Source: an optimization exercise on an open RTL-to-GDS flow (aim: small area and a short achievable clock period). Production flows keep margins and buffers that such runs may drop. RTL that was checked went through simulation tests only; none was proved equivalent to the original. Some runs may be left out. An edit can pass the tests and still lose a function that they never use. No functional check of the RTL was part of runs 1 to 3.

==> flow/design.v, too long to show whole: its modules and the start of the top module <==
// module alu: 5830 lines
// module alu_top: 24 lines
module alu_top  
#(parameter N=32)  
    (  
    input logic clk, reset,
    input logic[N-1:0]operand1, operand2,
    input logic[3:0] select,
    output logic[(2*N)-1:0] result
    );
  // ...
==> flow/run.sh <==
#!/bin/bash
# synth_recipe.tcl (not shown) runs the flow's synth.tcl, then flattens the netlist and writes it again
# the make line also repeats each setting of config.mk as NAME=value (left out here)
make -C /OpenROAD-flow-scripts/flow DESIGN_CONFIG=/design/flow/config.mk WORK_HOME=/design/flow/orfs CLKGATE_MAP_FILE= SYNTH_SCRIPT=/design/flow/synth_recipe.tcl finish
==> flow/config.mk <==
export PLATFORM = sky130hd
export DESIGN_NAME = alu_top
export DESIGN_NICKNAME = alu_top
export VERILOG_FILES = /design/flow/design.v
export SDC_FILE = /design/flow/constraint.sdc
export NUM_CORES = 8
export LEC_CHECK = 0
export ABC_AREA = 1
export CAP_MARGIN = 20
export CORE_MARGIN = 2
export CORE_UTILIZATION = 40
export SLEW_MARGIN = 20
==> flow/constraint.sdc <==
create_clock -name core_clock -period 380.0 [get_ports {clk}]
set_input_delay 76.0000 -clock core_clock [delete_from_list [all_inputs] [get_ports {clk}]]
set_output_delay 76.0000 -clock core_clock [all_outputs]
set_load 0.01 [all_outputs]
Run 1, clock distribution:
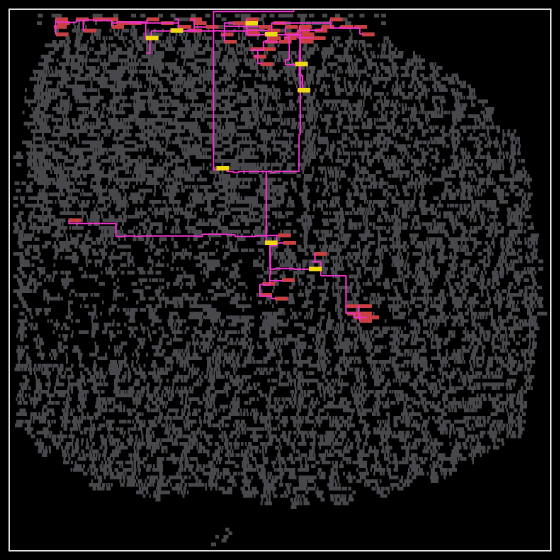
clock-net drivers -> yellow  # count 9
flip-flops -> red  # count 64
clock wires -> magenta  # length 1520 um
routed clock nets = 10

Run 1, gate-type map:
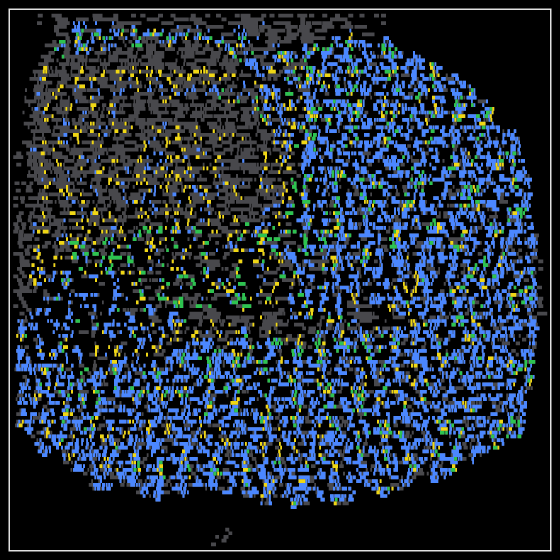
aoi and oai cells -> green  # cells 615, most used a21oi_1, where widely spread
nor cells -> yellow  # cells 1058, most used nor2_1, where widely spread
nand cells -> blue  # cells 5434, most used nand2_1, where widely spread

Run 1, clock wiring as the flow saved it:
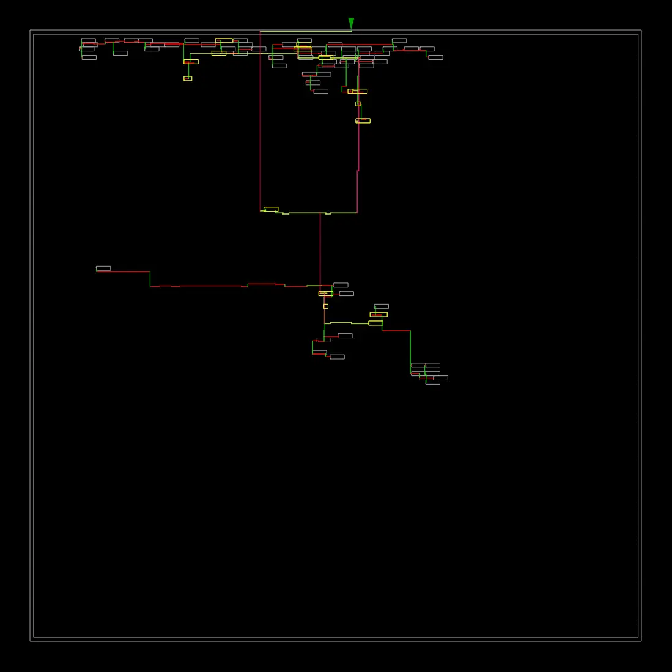
Sink Count: 64
clock buffer count: 10
CTS Buf Count: 9

==> impl_results.md, run 1 <==
* Grt ovf at 0
* Clock buffers and inverters, area share at 0.566%
* Status: complete, no violations
* DIE AREA at between 150000 and 200000 um^2
* Seq/Total Area, Yosys at under 10%
* Core ar. at 152000 um^2
* Synth top area cells: nand2_1, fa_1, inv_1
* Seq/total area at 2.56%
* Cell area after synthesis at 61000 um^2
* Top Metal Used: met5
* Post-synth EDFFs at 0
* Setup TNS Final at 0 ns
* Slowest cell delay on critical path at 0.78 ns
* Reg clk slew, reported paths at around 0.060 ns
* HP Class: in -> async
* DRC at 0
* M3 GR Usage at 6.10%
* Worst Path Max Fanout at 66
* FF+latch area at 1600 um^2
* Max-slew headroom at about 14%
* Dpl cells at roughly 12000
* Root Driver: clkbuf_16
* Chip height at 394 um
* Max-slew violation count at 0
* Area occupied by multi-input gates at 48800 um^2
* Fmax at 7.87 MHz
* Vias per cell at 5.27
* Worst setup EP type: flip-flop
* M1 WL at 102 mm
* Initial Util at 40.2%
* Max reg flops at 64
* CP required at 380.29 ns
* Cell count after synthesis at 10306
* Inverters at 1756
* Initial DRC Count at between 5000 and 6000
* Most frequent cells in the layout: nand2_1, inv_1, nand3_1
* Wire length on met3 at 23.5 mm
* Final Cell Area at 62500 um^2
* Max_cap viols at 0
* Synth Area per Inst at a little under 6 um^2
* Endpoints failing setup at 0
* Post-Synth XOR/XNOR Area at 5.75%
* Cell mode on critical path: nand2_1
* Num sequential at 64
* Worst Path Arrival at 127.31 ns
* # Taps at 2030
* Total GRT Usage at 30.4%
* Post-synthesis register bit count at between 60 and 70
* Top_reg_cell synth: dfrtp_1
* Placed Area at slightly above 60000 um^2
* Area Growth Syn to Fin at 2.53%
* Largest net degree at the start of global routing at 67
* RSZ-0062 raised after global routing: no
* CP Depth at 372
* IO Pins at about 130
* Asr flop ratio synth at 100%
* Type of the worst setup path: in -> reg
* Most frequent cells after synthesis: nand2_1, inv_1, nand3_1
* Largest class: multi-input combinational cells
* Layout Cells excl Fill at 12268
Run 1, pin placement:
The bar under the picture is 100 um long. Pins as bars across the die edge, other pins in grey.
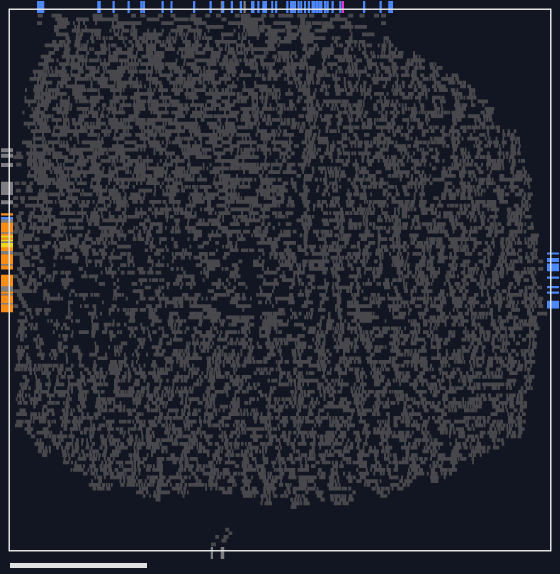

## Run 2: large edit since run 1, in outline
flow/design.v: 5854 -> 4702 lines; modules unchanged: 1
  alu: edited, 5830 -> 4678 lines
Run 2, pin placement:
The bar under the picture is 100 um long. Pins as bars across the die edge, other pins in grey.
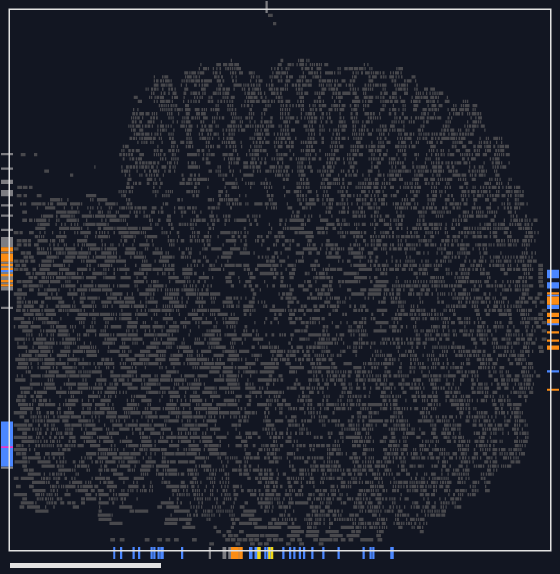
result -> blue  # pins 64, direction output, edge 30 south, 22 west, 12 east
reset -> magenta  # pins 1, direction input, edge west
operand1 -> orange  # pins 32, direction input, edge 14 east, 11 west, 7 south
select -> yellow  # pins 4, direction input, edge south
all pins by edge = 60 west, 47 south, 26 east, 1 north

Run 2, gate-type map:
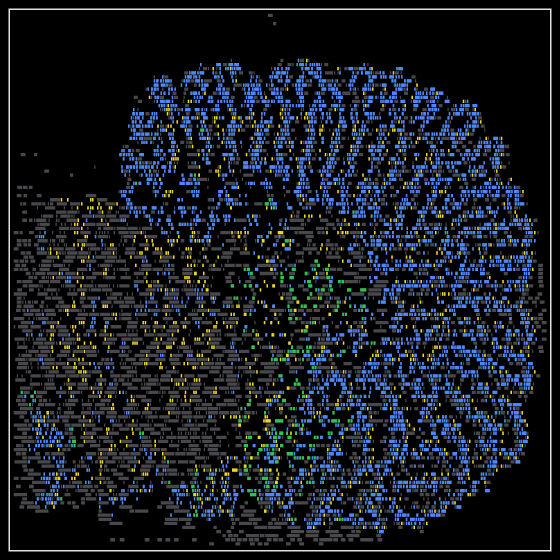
nor cells -> yellow  # cells 995, most used nor2_1, where widely spread
nand cells -> blue  # cells 3496, most used nand2_1, where widely spread
aoi and oai cells -> green  # cells 179, most used a21oi_1

==> impl_results.md, run 2 <==
* Largest family of logic cells by synthesized area: simple AND/OR/NAND/NOR gates
* Clock buffers and inverters, area share at 0.598%
* Synth top area cells: fa_1, nand2_1, inv_1
* Top_reg_cell synth: dfrtp_1
* Dpl cells at 9316
* DRC at 0
* Seq/Total Area, Yosys at 3.18%
* # Taps at 1650
* HPWL after DPL at 149 mm
* Initial Util at about two fifths
* Fmax at 6.70 MHz
* Number of diodes at 6
* Cell count after synthesis at 7709
* Cell mode on critical path: nand3_2
* Most frequent cells in the layout: nand2_1, inv_1, nor2_1
* Vias per cell at roughly 5.3
* Seq/total area at 3.09%
* CTS resizes at 0
* Nets at just over 8000
* Netlist cell types at 65
* Worst Path Max Fanout at 53
* RSZ-0062 raised after global routing: no
* Number of global-route vias before repair at 46391
* Chip height at 359 um
* Grt ovf at 0
* Slowest cell delay on critical path at around 0.95 ns
* Synth Area per Inst at around 6.5 um^2
* Asr flop ratio synth at 100%
* FF+latch area at 1600 um^2
* M3 GR Usage at 8.35%
* Max_cap viols at 0
* Endpoints failing setup at 0
* Fillers at 13436
* Largest class: multi-input combinational cells
* Max reg flops at 64
* Core ar. at about 130000 um^2
* Area occupied by multi-input gates at 40200 um^2
* Buf/Inv on CP at 18
* Post-CTS setup buffers at 0
* DIE AREA at 129000 um^2
* Comb_multi_in at 5930
* Worst Path Arrival at 149.48 ns
* Status: complete, no violations
* IO Pins at 134
* Root Driver: clkbuf_16
* Num sequential at 64
* Place WS at 231.38 ns
* Wire length on met3 at slightly below 20 mm
* Sink Count at between 60 and 70
* Synth top area share at 18.6%
* Tightest Pin Transition at approximately 1.2 ns
* Post-Synth XOR/XNOR Area at 11.7%
* HP Class: in -> async
* Area Growth Syn to Fin at 3.10%
* Largest net degree at the start of global routing at 59
* Most used routing layer: met2
* Most frequent cells after synthesis: nand2_1, inv_1, nor2_1
* Max-slew headroom at 21.8%
* CTS Buf Count at 9
* Crit start category: input pin
* Top Metal Used: met5
* Met2 usage at 46.6%
* IO Port Bufs at 133
* Post-Synth Adder-Cell Area at 20.9%
* Fin Hold WS at 75.81 ns
* Final WL at roughly 200 mm
* Reg clk slew, reported paths at 0.08 ns
* M1 WL at 78.1 mm
* Top-count cell post-synth: nand2_1
* Total GRT Usage at 30.2%
* Post-synth EDFFs at 0
* Final Cell Area at 51800 um^2
* Placed Area at roughly 52000 um^2
* Initial DRC Count at roughly 4600
* Mux share of post-synthesis cell area at 0%
* Final hold viol count at 0
* Compound-Gate Fraction of Synth Area at under 10%
* Post-synthesis register bit count at 64
* Worst setup EP type: flip-flop
* CTS Hold Bufs at 0
* Htree depth at 3
* Warning count from the yosys run at 2
* Cell area after synthesis at 50300 um^2
* Nonclk buf count at 281
* CP Depth at 687
* Type of the worst setup path: in -> reg
* Layout Cells excl Fill at about 9300
* Clock buffer count at 9
* Setup TNS Final at 0 ns
* CP required at 380.31 ns
* Rows at 130
* Inverters at roughly 1400
* Max-slew violation count at 0
* Most common cell after layout, fill and taps aside: nand2_1
* Multi-input logic portion of the cell area at 77.5%
Run 2, metal 1:
The bar under the picture is 100 um long. Supply wires on this layer in grey.
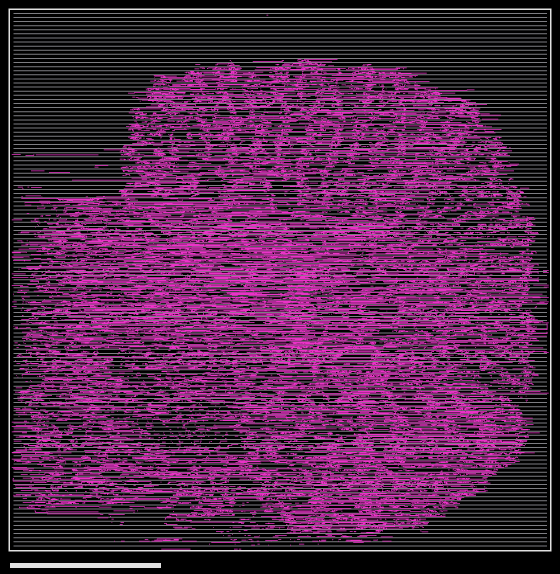
nets with wire on the layer = 7694
main direction = horizontal

Run 2, clock distribution:
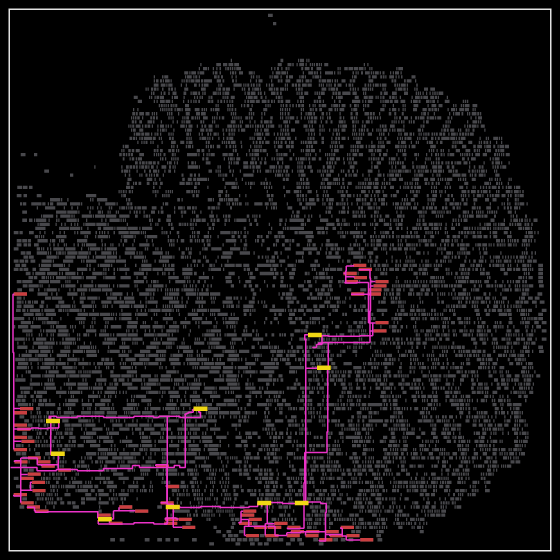

## Run 3: large edit since run 2, in outline
flow/design.v: 4702 -> 5960 lines; modules unchanged: 1
  alu: edited, 4678 -> 5936 lines
Run 3, clock distribution:
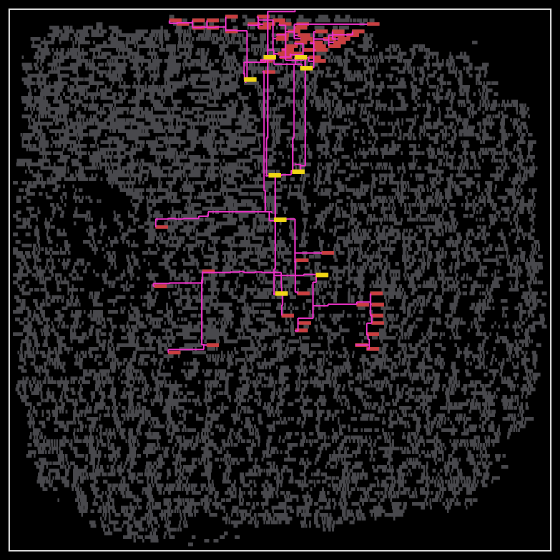
clock wires -> magenta  # length 1710 um
clock-net drivers -> yellow  # count 9
flip-flops -> red  # count 64
routed clock nets = 10

Run 3, pin placement:
The bar under the picture is 100 um long. Pins as bars across the die edge, other pins in grey.
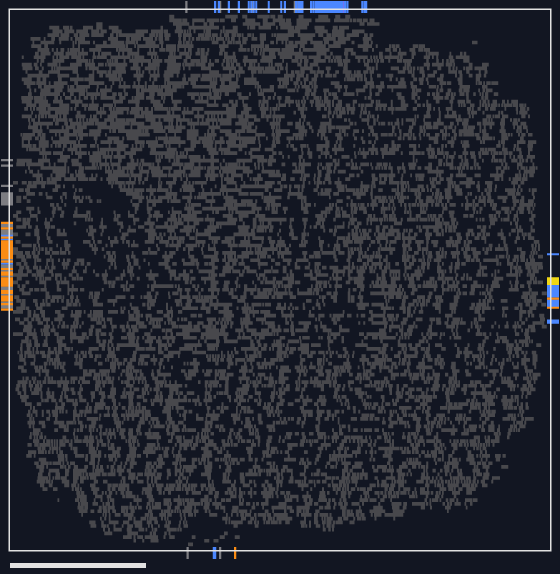
operand1 -> orange  # pins 32, direction input, edge 29 west, 2 east, 1 south
reset -> magenta  # pins 1, direction input, edge north
select -> yellow  # pins 4, direction input, edge east
result -> blue  # pins 64, direction output, edge 45 north, 14 east, 3 west, 2 south
all pins by edge = 58 west, 51 north, 20 east, 5 south

Run 3, metal 1:
The bar under the picture is 100 um long. Supply wires on this layer in grey.
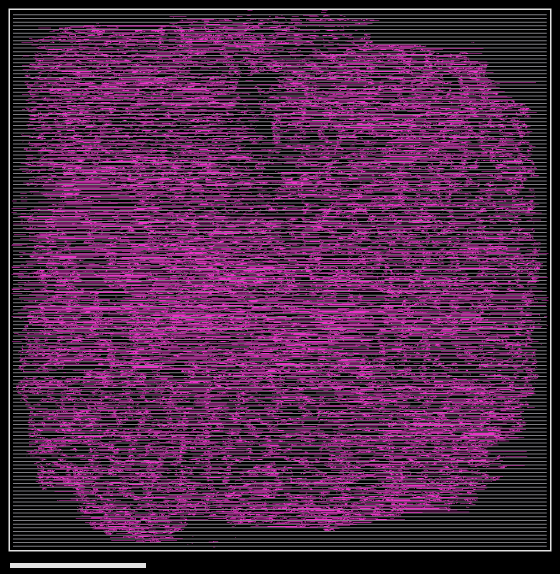
longest straight run = 111 um
nets with wire on the layer = 10774

==> impl_results.md, run 3 <==
* Status: complete, no violations
* IO Pins at roughly 130
* Max-slew headroom at 19.4%
* Type of the worst setup path: in -> reg
* Seq/Total Area, Yosys at under 10%
* Post-Synth Adder-Cell Area at 17.0%
* DIE AREA at 158000 um^2
* Wire length on met3 at 27.3 mm
* Worst Path Max Fanout at 71
* Total GRT Usage at 35.0%
* Cell count after synthesis at ~11000
* Most frequent cells in the layout: nand2_1, inv_1, nand3_1
* Multi-input logic portion of the cell area at between 70 and 80%
* Place WS at roughly 250 ns
* Max reg flops at 64
* CP Depth at 357
* Asr flop ratio synth at 100%
* Endpoints failing setup at 0
* Fmax at roughly 7.8 MHz
* Rows at about 140
* Inverters at 1817
* Warning count from the yosys run at 2
* CTS Buf Count at 9
* Final hold viol count at 0
* Seq/total area at roughly 2.5%
* Fin Hold WS at 76.25 ns
* Slowest cell delay on critical path at 0.74 ns
* M1 WL at 115 mm
* Final WL at between 200 and 300 mm
* Sink Count at 64
* Synth top area share at 22.2%
* IO Port Bufs at approximately 130
* Top Metal Used: met5
* Number of diodes at 7
* Cell mode on critical path: nand2_1
* Comb_multi_in at 8531
* Worst Path Arrival at 127.85 ns
* Fillers at approximately 17000
* Placed Area at approximately 64000 um^2
* Synth top area cells: nand2_1, fa_1, nand3_1
* Grt ovf at 0
* Layout Cells excl Fill at 12783
* Initial Util at 40.3%
* Top_reg_cell synth: dfrtp_1
* Compound-Gate Fraction of Synth Area at about 5.0%
* Clock buffer count at 11
* Post-synth EDFFs at 0
* Cell area after synthesis at 62100 um^2
Run 3, gate-type map:
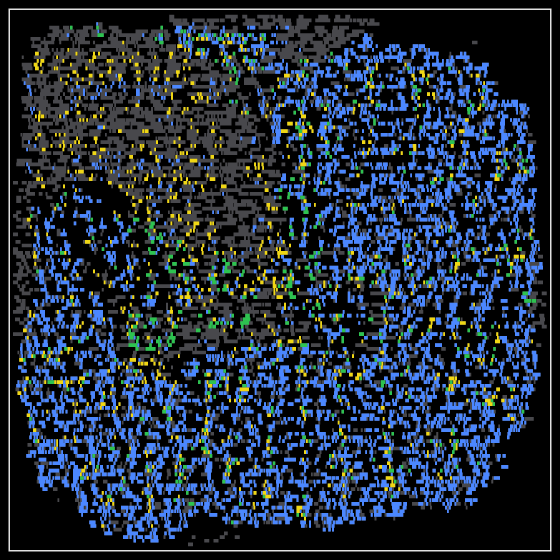

## Run 4: large edit since run 3, in outline
flow/design.v: 5960 -> 5390 lines; modules unchanged: 1
  alu: edited, 5936 -> 5366 lines
--- a/flow/config.mk
+++ b/flow/config.mk
@@ -7,6 +7,6 @@
 export LEC_CHECK = 0
 export ABC_AREA = 1
-export CAP_MARGIN = 20
+export CAP_MARGIN = 70
 export CORE_MARGIN = 2
 export CORE_UTILIZATION = 40
-export SLEW_MARGIN = 20
+export SLEW_MARGIN = 70
Run 4, gate-type map:
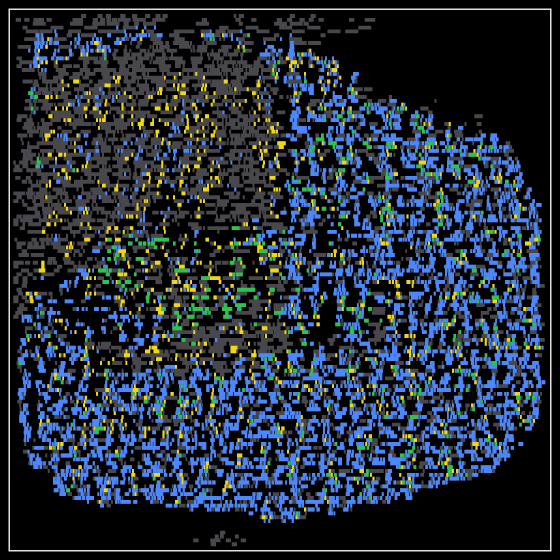
nand cells -> blue  # cells 4742, most used nand2_1, where widely spread
nor cells -> yellow  # cells 1015, most used nor2_1, where widely spread
aoi and oai cells -> green  # cells 451, most used a21oi_1

Run 4, metal 1:
The bar under the picture is 100 um long. Supply wires on this layer in grey.
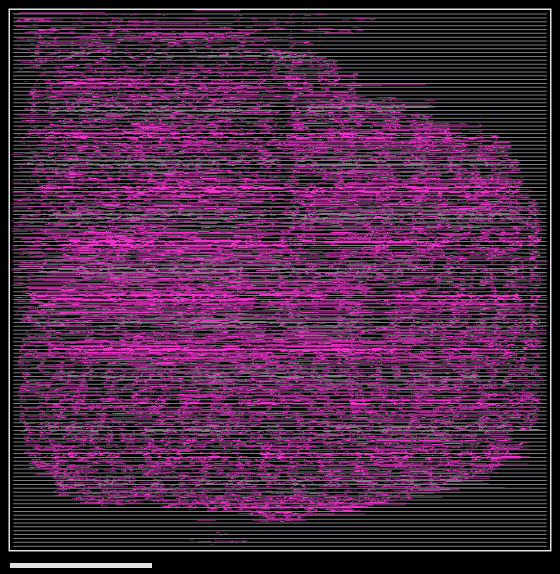
nets with wire on the layer = 9317
longest straight run = 108 um
main direction = horizontal
share of all routed wire = 42%

==> impl_results.md, run 4 <==
* Post-synth EDFFs at 0
* Clock buffer count at 9
* Grt ovf at 0
* Worst Path Arrival at 123.41 ns
* Setup TNS Final at 0 ns
* HP Class: in -> async
* M3 GR Usage at 6.51%
* IO Port Bufs at 133
* Initial DRC Count at 5260
* CTS Hold Bufs at 0
* Status: complete, no violations
* Clock buffers and inverters, area share at less than 1%
* Mux share of post-synthesis cell area at 0%
* DIE AREA at between 100000 and 150000 um^2
* Dpl cells at 11202
* # Taps at 1890
* Number of global-route vias before repair at between 50000 and 60000
* Most used routing layer: met2
* Warning count from the yosys run at 2
* Place WS at 256.36 ns
* Max_cap viols at 0
* Comb_multi_in at between 7000 and 8000
* FF+latch area at 1600 um^2
* Inverters at 1591
* Sink Count at 64
* HPWL after DPL at 183 mm
* Core ar. at 141000 um^2
* CTS resizes at 0
* Seq/total area at under 10%
* M1 WL at 97.1 mm
* Final WL at 232 mm
* Most common cell after layout, fill and taps aside: nand2_1
* Number of diodes at 3
* Top-count cell post-synth: nand2_1
* Placed Area at 59100 um^2
* Multi-input logic portion of the cell area at between 70% and 80%
* Total GRT Usage at about a third
* Buf/Inv on CP at 13
* Chip height at 381 um
* Top_reg_cell synth: dfrtp_1
* Crit start category: input pin
* DRC at 0
* Endpoints failing setup at 0
Run 4, clock tree branches:
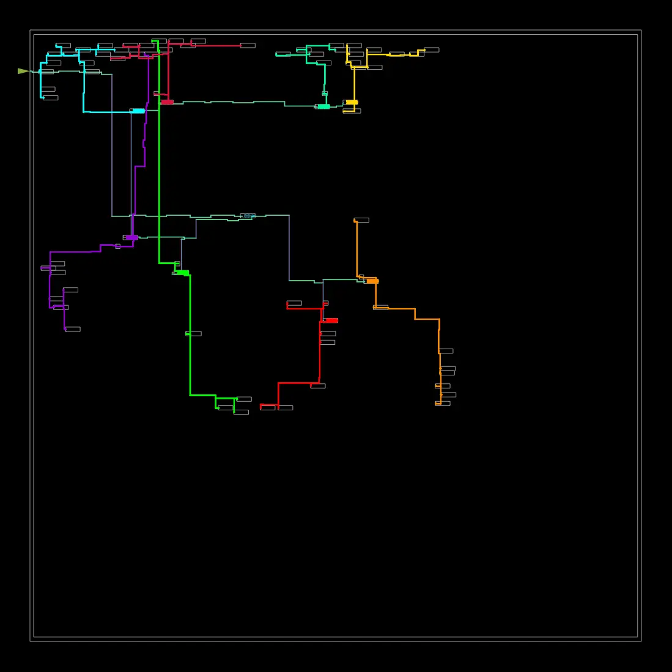
num sequential: 64
Root Driver: clkbuf_16
htree depth: 3

Run 4, clock distribution:
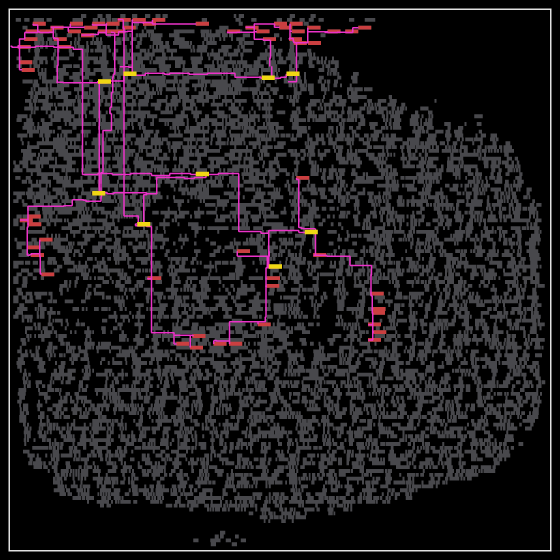

==> run 4 -> run 5 <==
--- a/flow/config.mk
+++ b/flow/config.mk
@@ -7,6 +7,6 @@
 export LEC_CHECK = 0
 export ABC_AREA = 1
-export CAP_MARGIN = 70
+export CAP_MARGIN = 20
 export CORE_MARGIN = 2
 export CORE_UTILIZATION = 40
-export SLEW_MARGIN = 70
+export SLEW_MARGIN = 20
Run 5, clock distribution:
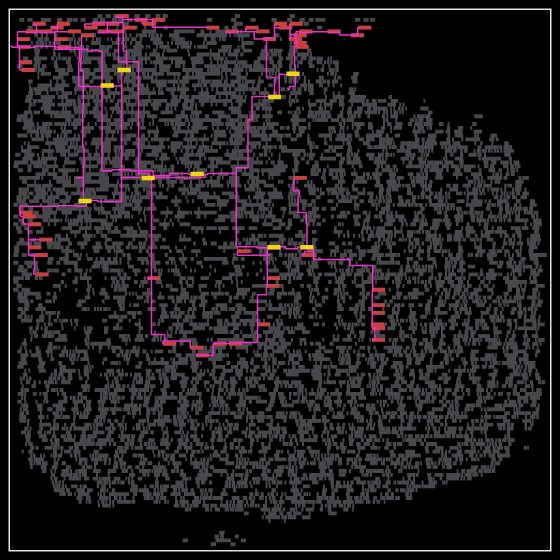
clock-net drivers -> yellow  # count 9
clock wires -> magenta  # length 2100 um
flip-flops -> red  # count 64
routed clock nets = 10

Run 5, pin placement:
The bar under the picture is 100 um long. Pins as bars across the die edge, other pins in grey.
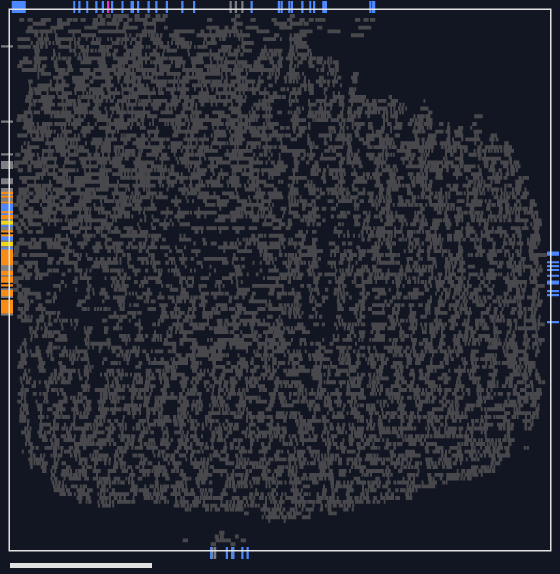
reset -> magenta  # pins 1, direction input, edge north
result -> blue  # pins 64, direction output, edge 39 north, 11 east, 9 west, 5 south
operand1 -> orange  # pins 32, direction input, edge west
select -> yellow  # pins 4, direction input, edge west
all pins by edge = 72 west, 43 north, 11 east, 8 south

==> impl_results.md, run 5 <==
* Type of the worst setup path: in -> reg
* Seq/Total Area, Yosys at 2.82%
* Synth top area share at a little under a fifth
* Post-CTS setup buffers at 0
* Dpl cells at between 10000 and 15000
* Most common cell after layout, fill and taps aside: nand2_1
* Synth top area cells: nand2_1, fa_1, inv_1
* Worst setup EP type: flip-flop
* Area occupied by multi-input gates at 45800 um^2
* Layout Cells excl Fill at between 10000 and 15000
* M1 WL at 96.5 mm
* Final WL at 232 mm
* FF+latch area at 1600 um^2
* Area leader, netlist: nand2_1
* Grt ovf at 0
* Endpoints failing setup at 0
* Htree depth at 3
* Wire length on met3 at 22.1 mm
* Post-synthesis register bit count at 64
* CP Depth at 393
* Crit start category: input pin
* Tightest Pin Transition at 1.17 ns
* Status: complete, no violations
* Final Cell Area at 58600 um^2
* Max reg flops at 64
* Worst Path Arrival at 126.44 ns
* Inverters at 1591
* Most frequent cells in the layout: nand2_1, inv_1, nand3_1
* Number of diodes at 5
* Core ar. at between 100000 and 150000 um^2
* Rows at 138
* Reg clk slew, reported paths at 0.09 ns
* Max-slew violation count at 0
* Worst Path Max Fanout at between 50 and 60
* HP Class: in -> async
* Largest net degree at the start of global routing at 56
* Setup TNS Final at 0 ns
* Cell area after synthesis at 56800 um^2
* Top_reg_cell synth: dfrtp_1
* Initial Util at 40.2%
* Nets at 9930
* Netlist cell types at 81
* Warning count from the yosys run at 2
* Synth Area per Inst at 6.08 um^2
* Sink Count at 64
* DIE AREA at about 150000 um^2
* Placed Area at slightly below 60000 um^2
* Post-Synth Adder-Cell Area at 18.5%
* Top Metal Used: met5
* HPWL after DPL at 182 mm
* Nonclk buf count at 295
* Largest family of logic cells by synthesized area: simple AND/OR/NAND/NOR gates
* Max_cap viols at 0
* Num sequential at 64
* Vias per cell at 5.33
* Most used routing layer: met2
* CTS resizes at 0
* Most frequent cells after synthesis: nand2_1, inv_1, nand3_1
* DRC at 0
* Multi-input logic portion of the cell area at 78.0%
* # Taps at 1890
* M3 GR Usage at 6.45%
* Cell count after synthesis at 9342
* Number of global-route vias before repair at 56150
* IO Pins at 134
* Asr flop ratio synth at 100%
* Final hold viol count at 0
* RSZ-0062 raised after global routing: no
* Mux share of post-synthesis cell area at 0%
* Largest class: multi-input combinational cells
* Top-count cell post-synth: nand2_1
* Max-slew headroom at 21.7%
* Comb_multi_in at between 7000 and 8000
* Chip height at ~380 um
* Cell mode on critical path: nand2_2
* Fin Hold WS at roughly 76 ns
* Place WS at 254.03 ns
* CP required at 380.09 ns
* Fillers at 15530
* Buf/Inv on CP at 14
* Met2 usage at 49.0%
* Initial DRC Count at ~5300
* Slowest cell delay on critical path at about 0.81 ns
* Fmax at 7.91 MHz
* Post-synth EDFFs at 0
* CTS Hold Bufs at 0
* IO Port Bufs at between 100 and 150
* Area Growth Syn to Fin at 3.18%
* CTS Buf Count at 9
* Post-Synth XOR/XNOR Area at under 10%
* Compound-Gate Fraction of Synth Area at 5.06%
Run 5, clock wiring as the flow saved it:
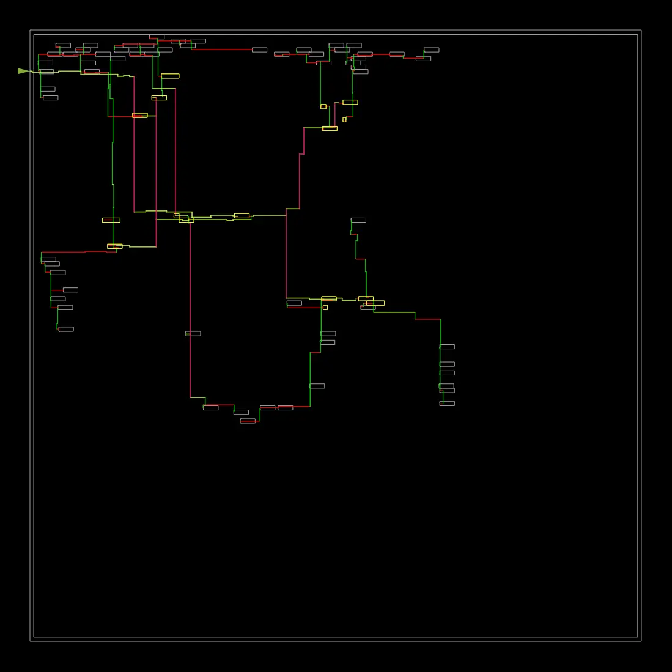
clock buffer count: 9

Run 5, gate-type map:
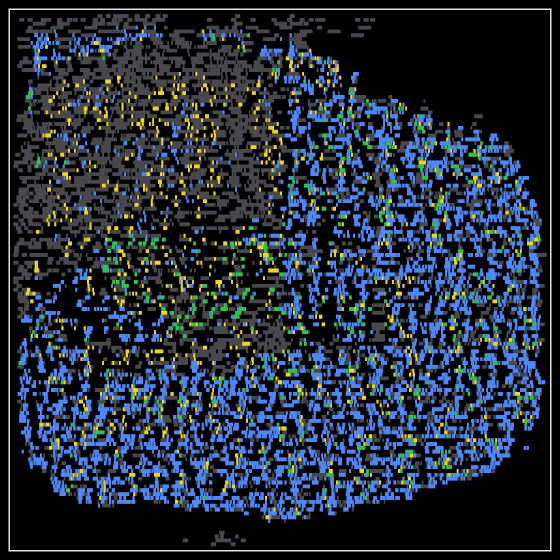

==> run 5 -> run 6 <==
--- a/flow/design.v
+++ b/flow/design.v
@@ -14,5 +14,5 @@
   wire op_div = (op == 4'd3) | (op == 4'd4);
   wire op_cmp = (op == 4'd14) | (op == 4'd15);
-  wire inv = op_sub | op_div | op_cmp;
+  wire inv = op_sub | op_div | op_cmp | (op == 4'd12) | (op == 4'd13);
   wire [31:0] bx = b ^ {32{inv}};
   wire [31:0] r0 = a & {32{~op_mul}};
@@ -5215,4 +5215,6 @@
   wire r0_P5036 = r0_t4888 & r0_P5006;
   wire co0 = r0_G4983;
+  wire [31:0] t0 = {r0_t4889, r0_t4888, r0_t4887, r0_t4886, r0_t4885, r0_t4884, r0_t4883, r0_t4882, r0_t4881, r0_t4880, r0_t4879, r0_t4878, r0_t4877, r0_t4876, r0_t4875, r0_t4874, r0_t4873, r0_t4872, r0_t4871, r0_t4870, r0_t4869, r0_t4868, r0_t4867, r0_t4866, r0_t4865, r0_t4864, r0_t4863, r0_t4862, r0_t4861, r0_t4860, r0_t4859, r0_t4858};
+  wire [31:0] g0 = {r0_g4921, r0_g4920, r0_g4919, r0_g4918, r0_g4917, r0_g4916, r0_g4915, r0_g4914, r0_g4913, r0_g4912, r0_g4911, r0_g4910, r0_g4909, r0_g4908, r0_g4907, r0_g4906, r0_g4905, r0_g4904, r0_g4903, r0_g4902, r0_g4901, r0_g4900, r0_g4899, r0_g4898, r0_g4897, r0_g4896, r0_g4895, r0_g4894, r0_g4893, r0_g4892, r0_g4891, r0_g4890};
   wire sel0 = (co0 & dz[0]) | ma[0] | op_add | op_sub;
   assign q[0] = sel0;
@@ -5341,5 +5343,6 @@
   wire UP5157 = UP5154 & ua_s1629;
   wire [31:0] uhi = {U5156, U5153, U5150, U5147, U5144, U5141, U5138, U5135, U5132, U5129, U5126, U5123, U5120, U5117, U5114, U5111, U5108, U5105, U5102, U5099, U5096, U5093, U5090, U5087, U5084, U5082, E0_5047, E0_5045, E0_5043, E0_5041, E0_5039, E0_5037};
-  wire eq = (a == b);
+  wire [31:0] xr = t0 & ~g0;
+  wire eq = &xr;
   wire lt = ~co0;
   wire gt = co0 & ~eq;
@@ -5351,7 +5354,7 @@
       4'd3:  alu_out = {32'b0, rf};
       4'd4:  alu_out = {32'b0, q};
-      4'd5:  alu_out = {32'b0, a & b};
-      4'd6:  alu_out = {32'b0, a | b};
-      4'd7:  alu_out = {32'b0, a ^ b};
+      4'd5:  alu_out = {32'b0, g0};
+      4'd6:  alu_out = {32'b0, t0};
+      4'd7:  alu_out = {32'b0, xr};
       4'd8:  alu_out = {63'b0, (|a) & (|b)};
       4'd9:  alu_out = {63'b0, (|a) | (|b)};
--- a/flow/config.mk
+++ b/flow/config.mk
@@ -7,6 +7,6 @@
 export LEC_CHECK = 0
 export ABC_AREA = 1
-export CAP_MARGIN = 20
+export CAP_MARGIN = 70
 export CORE_MARGIN = 2
 export CORE_UTILIZATION = 40
-export SLEW_MARGIN = 20
+export SLEW_MARGIN = 70
Run 6, gate-type map:
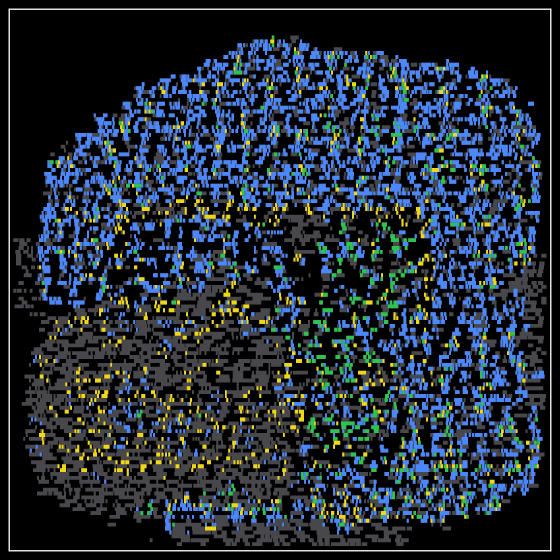
aoi and oai cells -> green  # cells 510, most used a21oi_1
nor cells -> yellow  # cells 1009, most used nor2_1, where widely spread
nand cells -> blue  # cells 4582, most used nand2_1, where widely spread

Run 6, metal 1:
The bar under the picture is 100 um long. Supply wires on this layer in grey.
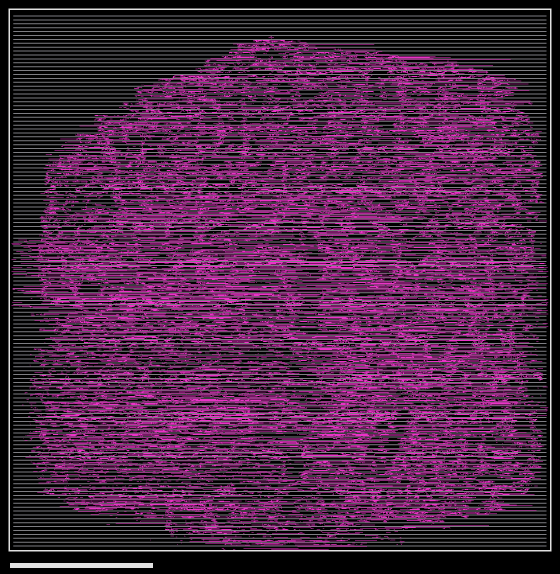
longest straight run = 99.8 um
wire length on this layer = 96.7 mm
share of all routed wire = 41%
nets with wire on the layer = 9245
main direction = horizontal

Run 6, clock tree branches:
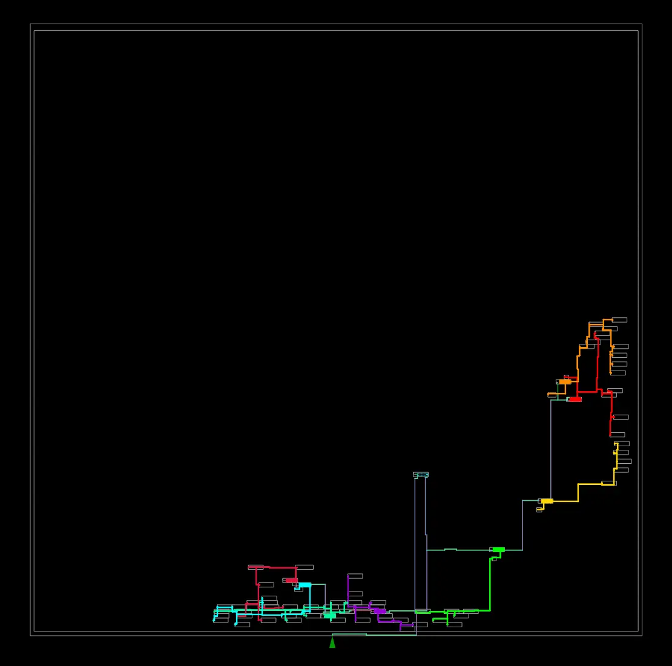

==> impl_results.md, run 6 <==
* Final WL at approximately 230 mm
* Most frequent cells in the layout: nand2_1, inv_1, nand3_1
* M3 GR Usage at 7.12%
* CTS resizes at 0
* Post-synth EDFFs at 0
* Htree depth at 3
* Top Metal Used: met5
* Met2 usage at 50.6%
* Status: complete, no violations
* CTS Buf Count at 9
* Netlist cell types at 77
* Largest class: multi-input combinational cells
* Post-CTS setup buffers at 0
* Max_cap viols at 0
* Fmax at roughly 8 MHz
* Max reg flops at 64
* Buf/Inv on CP at 16
* Post-synthesis register bit count at 64
* Final Cell Area at 58700 um^2
* Place WS at 254.61 ns
* Placed Area at ~58000 um^2
* DIE AREA at about 140000 um^2
* Largest family of logic cells by synthesized area: simple AND/OR/NAND/NOR gates
* Grt ovf at 0
* Dpl cells at ~11000
* Most used routing layer: met2
* Number of global-route vias before repair at 55553
* Seq/Total Area, Yosys at approximately 2.9%
* Multi-input logic portion of the cell area at roughly 77%
* Layout Cells excl Fill at between 10000 and 15000
* Warning count from the yosys run at 2
* Area leader, netlist: nand2_1
* Slowest cell delay on critical path at 0.57 ns
* Tightest Pin Transition at 0.495 ns
* Endpoints failing setup at 0
* CP required at about 380 ns
* HP Class: in -> async
* Num sequential at 64
* Synth top area share at 18.5%
* Area occupied by multi-input gates at 45300 um^2
* Clock buffers and inverters, area share at 0.523%
* Chip height at 377 um
* Worst Path Arrival at around 130 ns
* Root Driver: clkbuf_16
* Asr flop ratio synth at 100%
* Max-slew headroom at between 60% and 70%
* Type of the worst setup path: in -> reg
* Worst Path Max Fanout at 52
* CTS Hold Bufs at 0
* Wire length on met3 at 23.2 mm
* Nets at roughly 9900
* Inverters at 1604
* Core ar. at between 100000 and 150000 um^2
* RSZ-0062 raised after global routing: no
* Cell area after synthesis at approximately 56000 um^2
* Comb_multi_in at 7224
* IO Pins at 134
* Top-count cell post-synth: nand2_1
* Vias per cell at about 5.4
* Final hold viol count at 0
* Fillers at 14834
Run 6, pin placement:
The bar under the picture is 100 um long. Pins as bars across the die edge, other pins in grey.
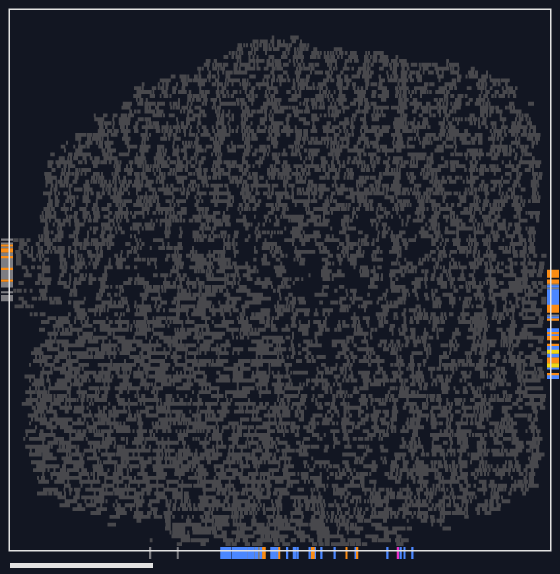

==> run 6 -> run 7 <==
==> flow/flow/run.sh (new file) <==
#!/bin/bash
# Own layout flow: the standard flow with two changes.
#  1. After the standard synthesis, flow/flip.py chooses the polarity of each full-adder
#     cell so that fewer inverters sit between adders (a full adder is self-dual), and the
#     layout continues from that netlist. Registers are untouched.
#  2. Ports are buffered with sky130_fd_sc_hd__buf_2 instead of the default buffer.
# Each tool's output goes to a log file of its own in this folder.
set -euo pipefail
R=orfs/results/${FLOW_PLATFORM}/alu_top/base
bash standard.sh synth > synth.log 2>&1
cp "$R/1_2_yosys.v" 1_2_yosys_standard.v
python3 flow/flip.py 1_2_yosys_standard.v "$R/1_2_yosys.v" > flip.log 2>&1
rm -f "$R/1_synth.odb" "$R/1_synth.sdc"
bash standard.sh "BUFFER_PORTS_ARGS=-buffer_cell sky130_fd_sc_hd__buf_2" finish > layout.log 2>&1
==> flow/flow/flip.py (new file) <==
#!/usr/bin/env python3
"""Remove inverters around full-adder cells in a mapped sky130 netlist.

A full adder is self-dual: FA(~a, ~b, ~c) = (~cout, ~sum). Yosys' extract_fa picks
the polarity of each adder it finds on its own, which leaves inverters between
adders (and between adders and other logic). This script chooses, for each
sky130_fd_sc_hd__fa_* cell, whether to complement all its pins, so that as few
inverters as possible are needed, then rewrites the netlist.

usage: flip.py IN.v OUT.v
"""
import re
import sys
from collections import defaultdict

src = open(sys.argv[1]).read()
INV_RE = re.compile(r'^sky130_fd_sc_hd__(clk)?inv_\d+$')
FA_RE = re.compile(r'^sky130_fd_sc_hd__fa_\d+$')
OUTPINS = {'X', 'Y', 'Q', 'Q_N', 'SUM', 'COUT', 'HI', 'LO'}

inst_re = re.compile(r'^(\s*)(sky130_fd_sc_hd__\w+)\s+(\S+)\s*\((.*?)\);\n', re.M | re.S)
pin_re = re.compile(r'\.(\w+)\((.*?)\)\s*(?:,|$)', re.S)

insts = []  # [type, name, {pin: net}, (start, end)]
for m in inst_re.finditer(src):
    body = m.group(4)
    pins = {}
    for pm in pin_re.finditer(body.strip()):
        pins[pm.group(1)] = pm.group(2).strip()
    insts.append([m.group(2), m.group(3), pins, (m.start(), m.end())])

driver = {}
loads = defaultdict(list)
for idx, (typ, name, pins, _) in enumerate(insts):
    for p, n in pins.items():
        if not n:
            continue
        if p in OUTPINS:
            driver[n] = (idx, p)
        else:
            loads[n].append((idx, p))

def is_inv(idx):
    return INV_RE.match(insts[idx][0]) is not None

def is_fa(idx):
    return FA_RE.match(insts[idx][0]) is not None

def root(net):
    """Walk back through inverters: (root net, parity)."""
    par = 0
    seen = 0
    while net in driver and is_inv(driver[net][0]) and seen < 64:
        net = insts[driver[net][0]][2]['A']
        par ^= 1
        seen += 1
    return net, par

fas = [i for i in range(len(insts)) if is_fa(i)]
fa_of_net = {}
for i in fas:
    for p in ('SUM', 'COUT'):
        n = insts[i][2].get(p)
        if n:
            fa_of_net[n] = i

# consumers: every non-inverter input pin; needed value = val(root) ^ par ^ (f_v if FA input)
cons = []  # (idx, pin, root, par, is_fa_input)
for idx, (typ, name, pins, _) in enumerate(insts):
    if is_inv(idx):
        continue
    for p, n in pins.items():
        if p in OUTPINS or not n or n.startswith(("1'", "0'")):
            continue
        r, par = root(n)
        cons.append((idx, p, r, par, is_fa(idx)))

by_root = defaultdict(list)
for k, c in enumerate(cons):
    by_root[c[2]].append(k)
fa_cons = defaultdict(list)  # fa idx -> consumer ids on its inputs
for k, c in enumerate(cons):
    if c[4]:
        fa_cons[c[0]].append(k)

f = defaultdict(int)

def need_inv(k):
    idx, p, r, par, isfa = cons[k]
    b = par
    if isfa:
        b ^= f[idx]
    u = fa_of_net.get(r)
    if u is not None:
        b ^= f[u]
    return b

def root_cost(r):
    return 1 if any(need_inv(k) for k in by_root[r]) else 0

def touched_roots(i):
    rs = set(cons[k][2] for k in fa_cons[i])
    for p in ('SUM', 'COUT'):
        n = insts[i][2].get(p)
        if n:
            rs.add(n)
    return rs

before = sum(root_cost(r) for r in by_root)
import random
rng = random.Random(1)
troots = {i: touched_roots(i) for i in fas}

def descend():
    improved = True
    passes = 0
    while improved and passes < 100:
        improved = False
        passes += 1
        order = list(fas)
        rng.shuffle(order)
        for i in order:
            rs = troots[i]
            c0 = sum(root_cost(r) for r in rs)
            f[i] ^= 1
            c1 = sum(root_cost(r) for r in rs)
            if c1 < c0:
                improved = True
            else:
                f[i] ^= 1

best = None
for trial in range(40):
    for i in fas:
        f[i] = 0 if trial == 0 else rng.randint(0, 1)
    descend()
    cost = sum(root_cost(r) for r in by_root)
    if best is None or cost < best[0]:
        best = (cost, {i: f[i] for i in fas})
for i in fas:
    f[i] = best[1][i]
after = sum(root_cost(r) for r in by_root)
nflip = sum(f[i] for i in fas)

# rewrite: each consumer connects to root net or to one shared inverted copy of it
def esc(n):
    return n + ' ' if n.startswith('\\') else n

inv_net = {}
new_insts = []
cnt = [0]

def inverted(r):
    if r not in inv_net:
        cnt[0] += 1
        n = 'flipn_%d' % cnt[0]
        inv_net[r] = n
        new_insts.append('  sky130_fd_sc_hd__inv_1 flipi_%d (\n    .A(%s),\n    .Y(%s)\n  );\n' % (cnt[0], esc(r), n))
    return inv_net[r]

for k, (idx, p, r, par, isfa) in enumerate(cons):
    insts[idx][2][p] = inverted(r) if need_inv(k) else r
# swap nothing on flipped adders: complementing all inputs complements both outputs, and
# the consumers of those outputs were charged above through f[u].

# drop all old inverters whose outputs now have no loads; keep the rest
used = set()
for idx, (typ, name, pins, _) in enumerate(insts):
    if is_inv(idx):
        continue
    for p, n in pins.items():
        if p not in OUTPINS:
            used.add(n)
# output ports must stay driven: find port nets
ports = set()
for m in re.finditer(r'^\s*output\s+(\[\d+:\d+\]\s*)?(\S+);', src, re.M):
    nm = m.group(2)
    if m.group(1):
        hi, lo = map(int, re.findall(r'\d+', m.group(1)))
        for b in range(min(hi, lo), max(hi, lo) + 1):
            ports.add('%s[%d]' % (nm, b))
    else:
        ports.add(nm)
# inverters feeding other kept inverters: iterate to a fixed point
keep_inv = set()
changed = True
while changed:
    changed = False
    for idx in range(len(insts)):
        if not is_inv(idx) or idx in keep_inv:
            continue
        y = insts[idx][2]['Y']
        if y in used or y in ports:
            keep_inv.add(idx)
            used.add(insts[idx][2]['A'])
            changed = True

out = []
pos = 0
for idx, (typ, name, pins, (s, e)) in enumerate(insts):
    out.append(src[pos:s])
    pos = e
    if is_inv(idx) and idx not in keep_inv:
        continue
    body = ',\n'.join('    .%s(%s)' % (p, esc(n)) for p, n in pins.items())
    out.append('  %s %s (\n%s\n  );\n' % (typ, name, body))
tail = src[pos:]
em = tail.rfind('endmodule')
out.append(tail[:em])
out.extend(new_insts)
out.append(tail[em:])
res = ''.join(out)
decl = ''.join('  wire %s;\n' % n for n in inv_net.values())
res = re.sub(r'(module alu_top\(.*?\);\n)', lambda m: m.group(1) + decl, res, count=1, flags=re.S)
open(sys.argv[2], 'w').write(res)
removed = sum(1 for i in range(len(insts)) if is_inv(i) and i not in keep_inv)
sys.stderr.write('flip: %d adders, %d flipped, inverted roots %d -> %d, inverters removed %d added %d\n'
                 % (len(fas), nflip, before, after, removed, len(new_insts)))
==> flow/standard.sh (new file) <==
#!/bin/bash
# synth_recipe.tcl (not shown) runs the flow's synth.tcl, then flattens the netlist and writes it again
# the make line also repeats each setting of config.mk as NAME=value (left out here)
make -C /OpenROAD-flow-scripts/flow DESIGN_CONFIG=/design/flow/config.mk WORK_HOME=/design/flow/orfs CLKGATE_MAP_FILE= SYNTH_SCRIPT=/design/flow/synth_recipe.tcl "${@:-finish}"
removed: flow/run.sh
Run 7, pin placement:
The bar under the picture is 100 um long. Pins as bars across the die edge, other pins in grey.
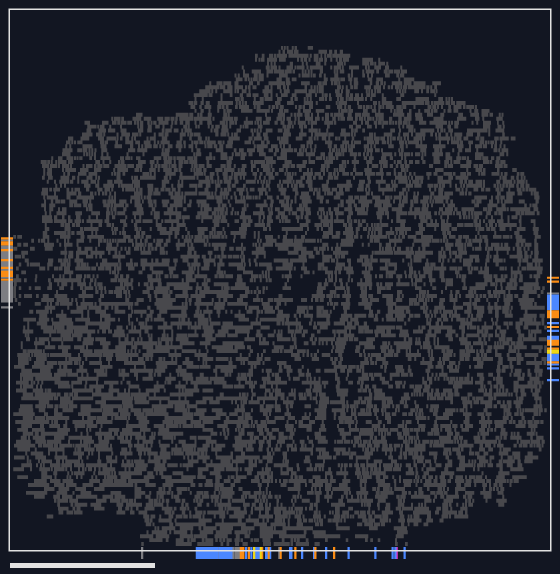
select -> yellow  # pins 4, direction input, edge 2 south, 2 east
result -> blue  # pins 64, direction output, edge 45 south, 19 east
reset -> magenta  # pins 1, direction input, edge south
operand1 -> orange  # pins 32, direction input, edge 12 east, 10 west, 10 south
all pins by edge = 66 south, 34 east, 34 west

Run 7, clock tree branches:
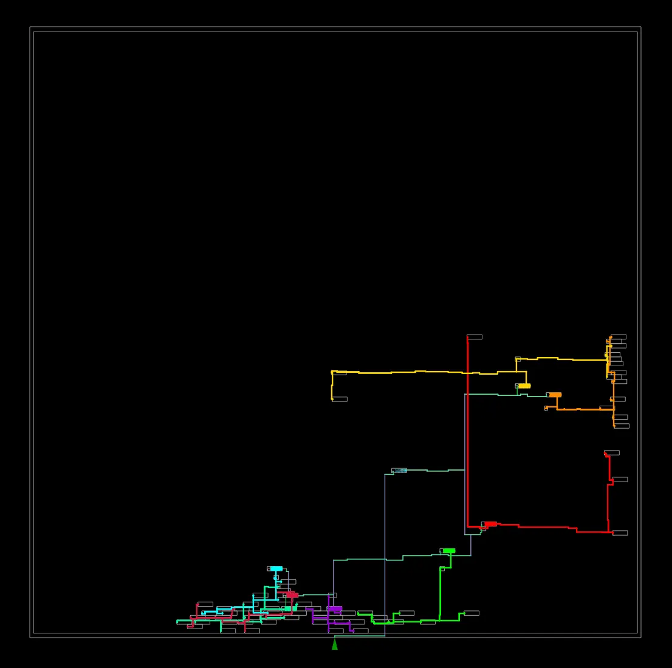

Run 7, clock distribution:
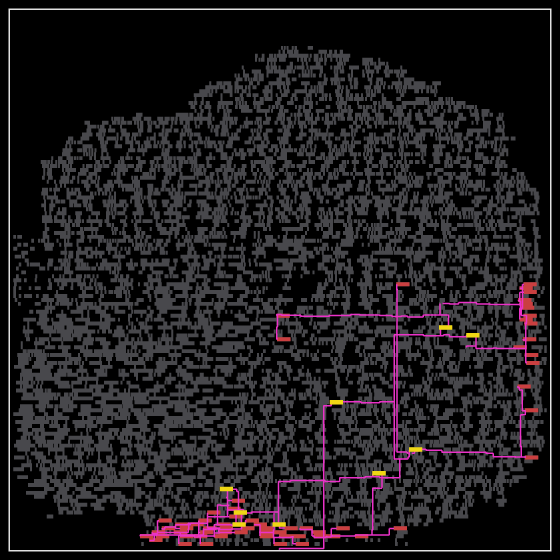
clock-net drivers -> yellow  # count 9
clock wires -> magenta  # length 1760 um
flip-flops -> red  # count 64
routed clock nets = 10

==> impl_results.md, run 7 <==
* Cell mode on critical path: nand2_1
* Chip height at 373 um
* Buf/Inv on CP at 17
* CTS Buf Count at 9
* Worst Path Max Fanout at 55
* Final WL at 230 mm
* Initial Util at around two fifths
* Max-slew violation count at 0
* Sink Count at 64
* Post-CTS setup buffers at 0
* M3 GR Usage at 8.01%
* Setup TNS Final at 0 ns
* Total GRT Usage at 32.3%
* Worst Path Arrival at 124.45 ns
* Max reg flops at 64
* Multi-input logic portion of the cell area at 80.0%
* Most used routing layer: met2
* Most common cell after layout, fill and taps aside: nand2_1
* Comb_multi_in at ~7200
* Slowest cell delay on critical path at 0.42 ns
* Number of diodes at 9
* DIE AREA at between 100000 and 150000 um^2
* Htree depth at 3
* Type of the worst setup path: in -> reg
* Status: complete, no violations
* Fin Hold WS at 75.59 ns
* Area Growth Syn to Fin at 4.21%
* Root Driver: clkbuf_16
* Inverters at 1299
* IO Port Bufs at 133
* Most frequent cells in the layout: nand2_1, inv_1, nand3_1
* Synth Area per Inst at 6.09 um^2
* CTS resizes at 0
* IO Pins at 134
* Largest net degree at the start of global routing at 56
* Num sequential at 64
* Warning count from the yosys run at 2
* Endpoints failing setup at 0
* Area occupied by multi-input gates at roughly 45000 um^2
* Number of global-route vias before repair at between 50000 and 60000
* RSZ-0062 raised after global routing: no
* Final Cell Area at 56700 um^2
* Fillers at 14569
* Core ar. at 135000 um^2
* Layout Cells excl Fill at 10697
* Nonclk buf count at 304
* Vias per cell at around 5.5
* Wire length on met3 at 25.9 mm
Run 7, clock wiring as the flow saved it:
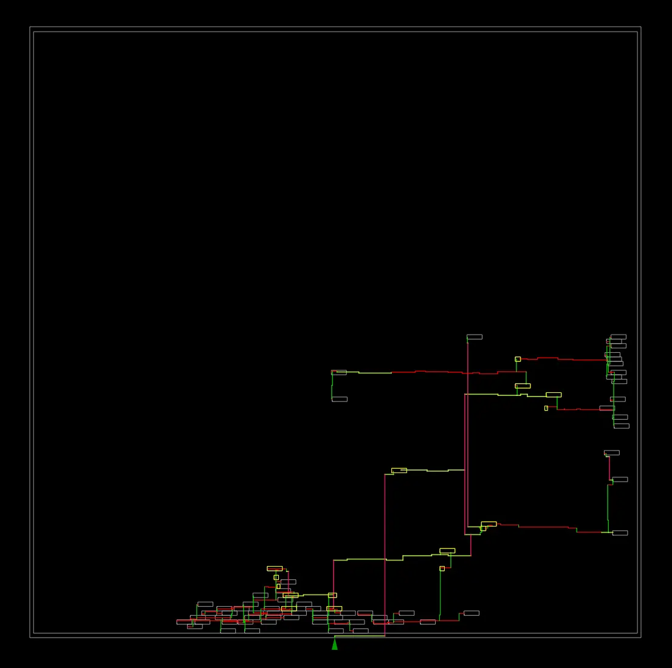

==> run 7 -> run 8 <==
==> flow/flow/run.sh (replaced) <==
#!/bin/bash
# Own layout flow: the standard flow with these changes.
#  1. After the standard synthesis, flow/flip.py chooses the polarity of each full-adder
#     cell so that fewer inverters sit between adders (a full adder is self-dual), and the
#     layout continues from that netlist. Registers are untouched.
#  2. Ports are buffered with sky130_fd_sc_hd__buf_1 instead of the default buffer.
# Each tool's output goes to a log file of its own in this folder.
set -euo pipefail
R=orfs/results/${FLOW_PLATFORM}/alu_top/base
bash standard.sh synth > synth.log 2>&1
cp "$R/1_2_yosys.v" 1_2_yosys_standard.v
python3 flow/flip.py 1_2_yosys_standard.v "$R/1_2_yosys.v" > flip.log 2>&1
rm -f "$R/1_synth.odb" "$R/1_synth.sdc"
bash standard.sh "BUFFER_PORTS_ARGS=-buffer_cell sky130_fd_sc_hd__buf_1" finish > layout.log 2>&1
Run 8, clock wiring as the flow saved it:
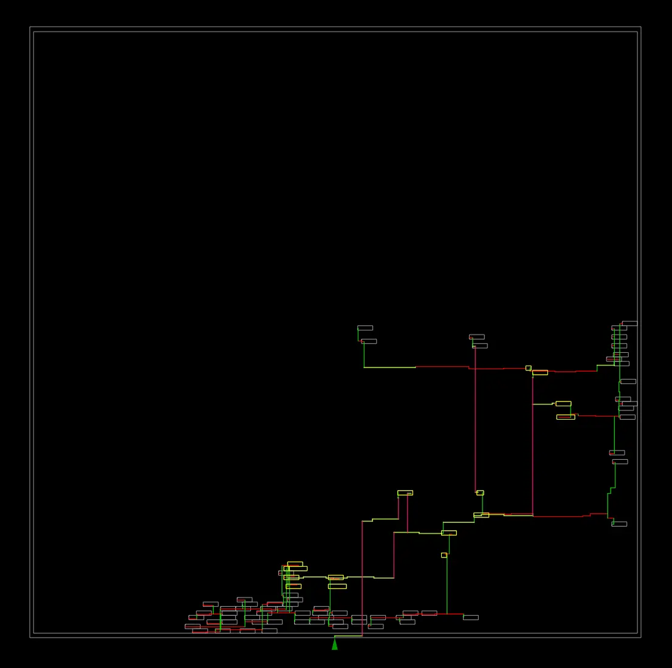

Run 8, clock tree branches:
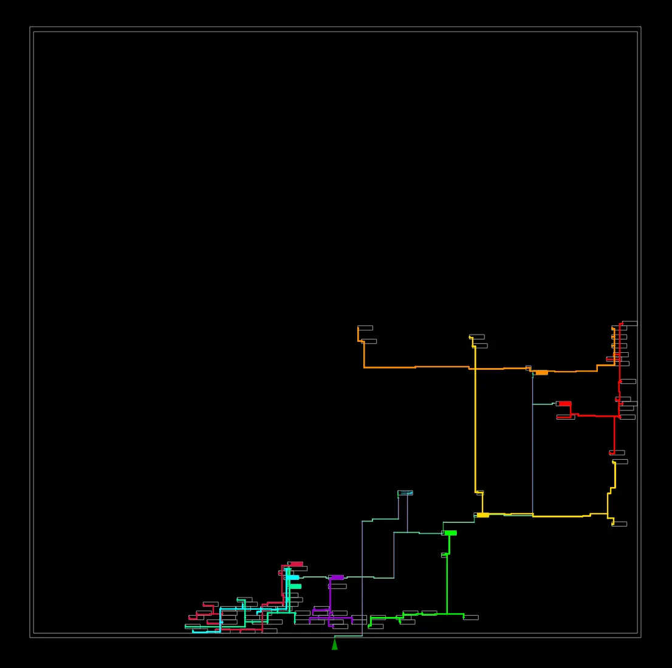

==> impl_results.md, run 8 <==
* Clock buffer count at 9
* Comb_multi_in at 7224
* IO Pins at 134
* Core ar. at ~140000 um^2
* Largest class: multi-input combinational cells
* HP Class: in -> async
* Seq/total area at roughly 2.8%
* Worst setup EP type: flip-flop
* Initial Util at 40.2%
* CTS resizes at 0
* Worst Path Arrival at between 100 and 150 ns
* Multi-input logic portion of the cell area at about four fifths
* Fin Hold WS at 75.62 ns
* Buf/Inv on CP at 18
* Final WL at 228 mm
* Max-slew headroom at between 60% and 70%
* Most used routing layer: met2
* Vias per cell at between 5 and 6
* Nets at 9542
* Layout Cells excl Fill at 10709
* Area occupied by multi-input gates at 45400 um^2
* Nonclk buf count at 315
* Root Driver: clkbuf_16
* Area Growth Syn to Fin at 4.13%
* Initial DRC Count at 6044
* Rows at 135
* Tightest Pin Transition at roughly 0.52 ns
* # Taps at 1781
* Number of global-route vias before repair at 54251
* HPWL after DPL at 179 mm
* Crit start category: input pin
* Dpl cells at between 10000 and 15000
* Inverters at between 1000 and 1500
* Slowest cell delay on critical path at approximately 0.4 ns
* Status: complete, no violations
* IO Port Bufs at 133
* FF+latch area at ~1600 um^2
* CP Depth at a little under 400
Run 8, metal 1:
The bar under the picture is 100 um long. Supply wires on this layer in grey.
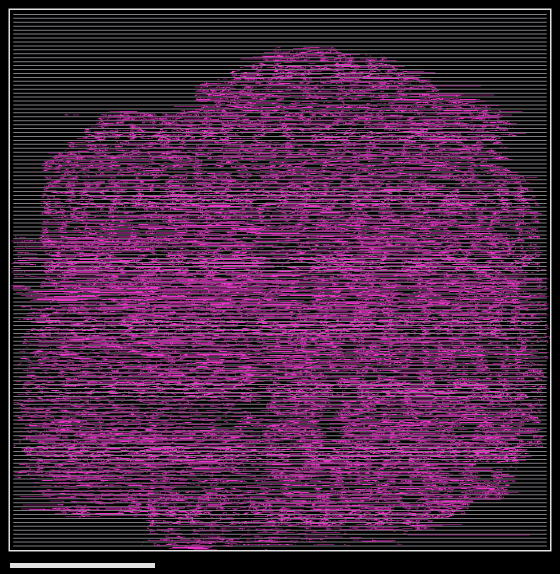
main direction = horizontal
share of all routed wire = 41%
nets with wire on the layer = 8903

## static timing again, ports no longer ideal
Ports are ideal in the flow. The routed layouts listed here were re-timed in OpenROAD.
Step 1 sets driving cells, clkbuf_16 on the clock port and buf_2 on the other inputs (assumed; they add their load-dependent delay and slew).
Step 2 times the ports against the registers' clock, not the clock port: input delays grow and output delays shrink by t, the midpoint of the rising clock arrivals with the driver on.
a / b / c = no drivers / after step 1 / after step 2; a / b = the first two.
run | t (ns) | slack for setup (ns) | latest minus earliest clock arrival (ns) | worst slew at a driven data input, ns
run 1 | 0.432 | 252.982 / 253.002 / 252.570 | 0.033 / 0.032 | 0.04
run 2 | 0.445 | 230.838 / 230.864 / 230.419 | 0.028 / 0.028 | 0.15
run 3 | 0.412 | 252.373 / 252.306 / 251.894 | 0.034 / 0.033 | 0.17
run 4 | 0.473 | 256.791 / 256.807 / 256.334 | 0.028 / 0.028 | 0.09
run 5 | 0.461 | 253.654 / 253.698 / 253.237 | 0.029 / 0.029 | 0.08
run 6 | 0.419 | 254.850 / 254.871 / 254.451 | 0.012 / 0.013 | 0.15
run 7 | 0.428 | 255.843 / 255.865 / 255.437 | 0.026 / 0.026 | 0.11
run 8 | 0.417 | 255.395 / 255.407 / 254.990 | 0.027 / 0.027 | 0.10
After both steps setup and hold are still met in every run listed. The setup slack of run 3, which loses most, moves by -0.067 ns with the drivers and by -0.479 ns with both steps.
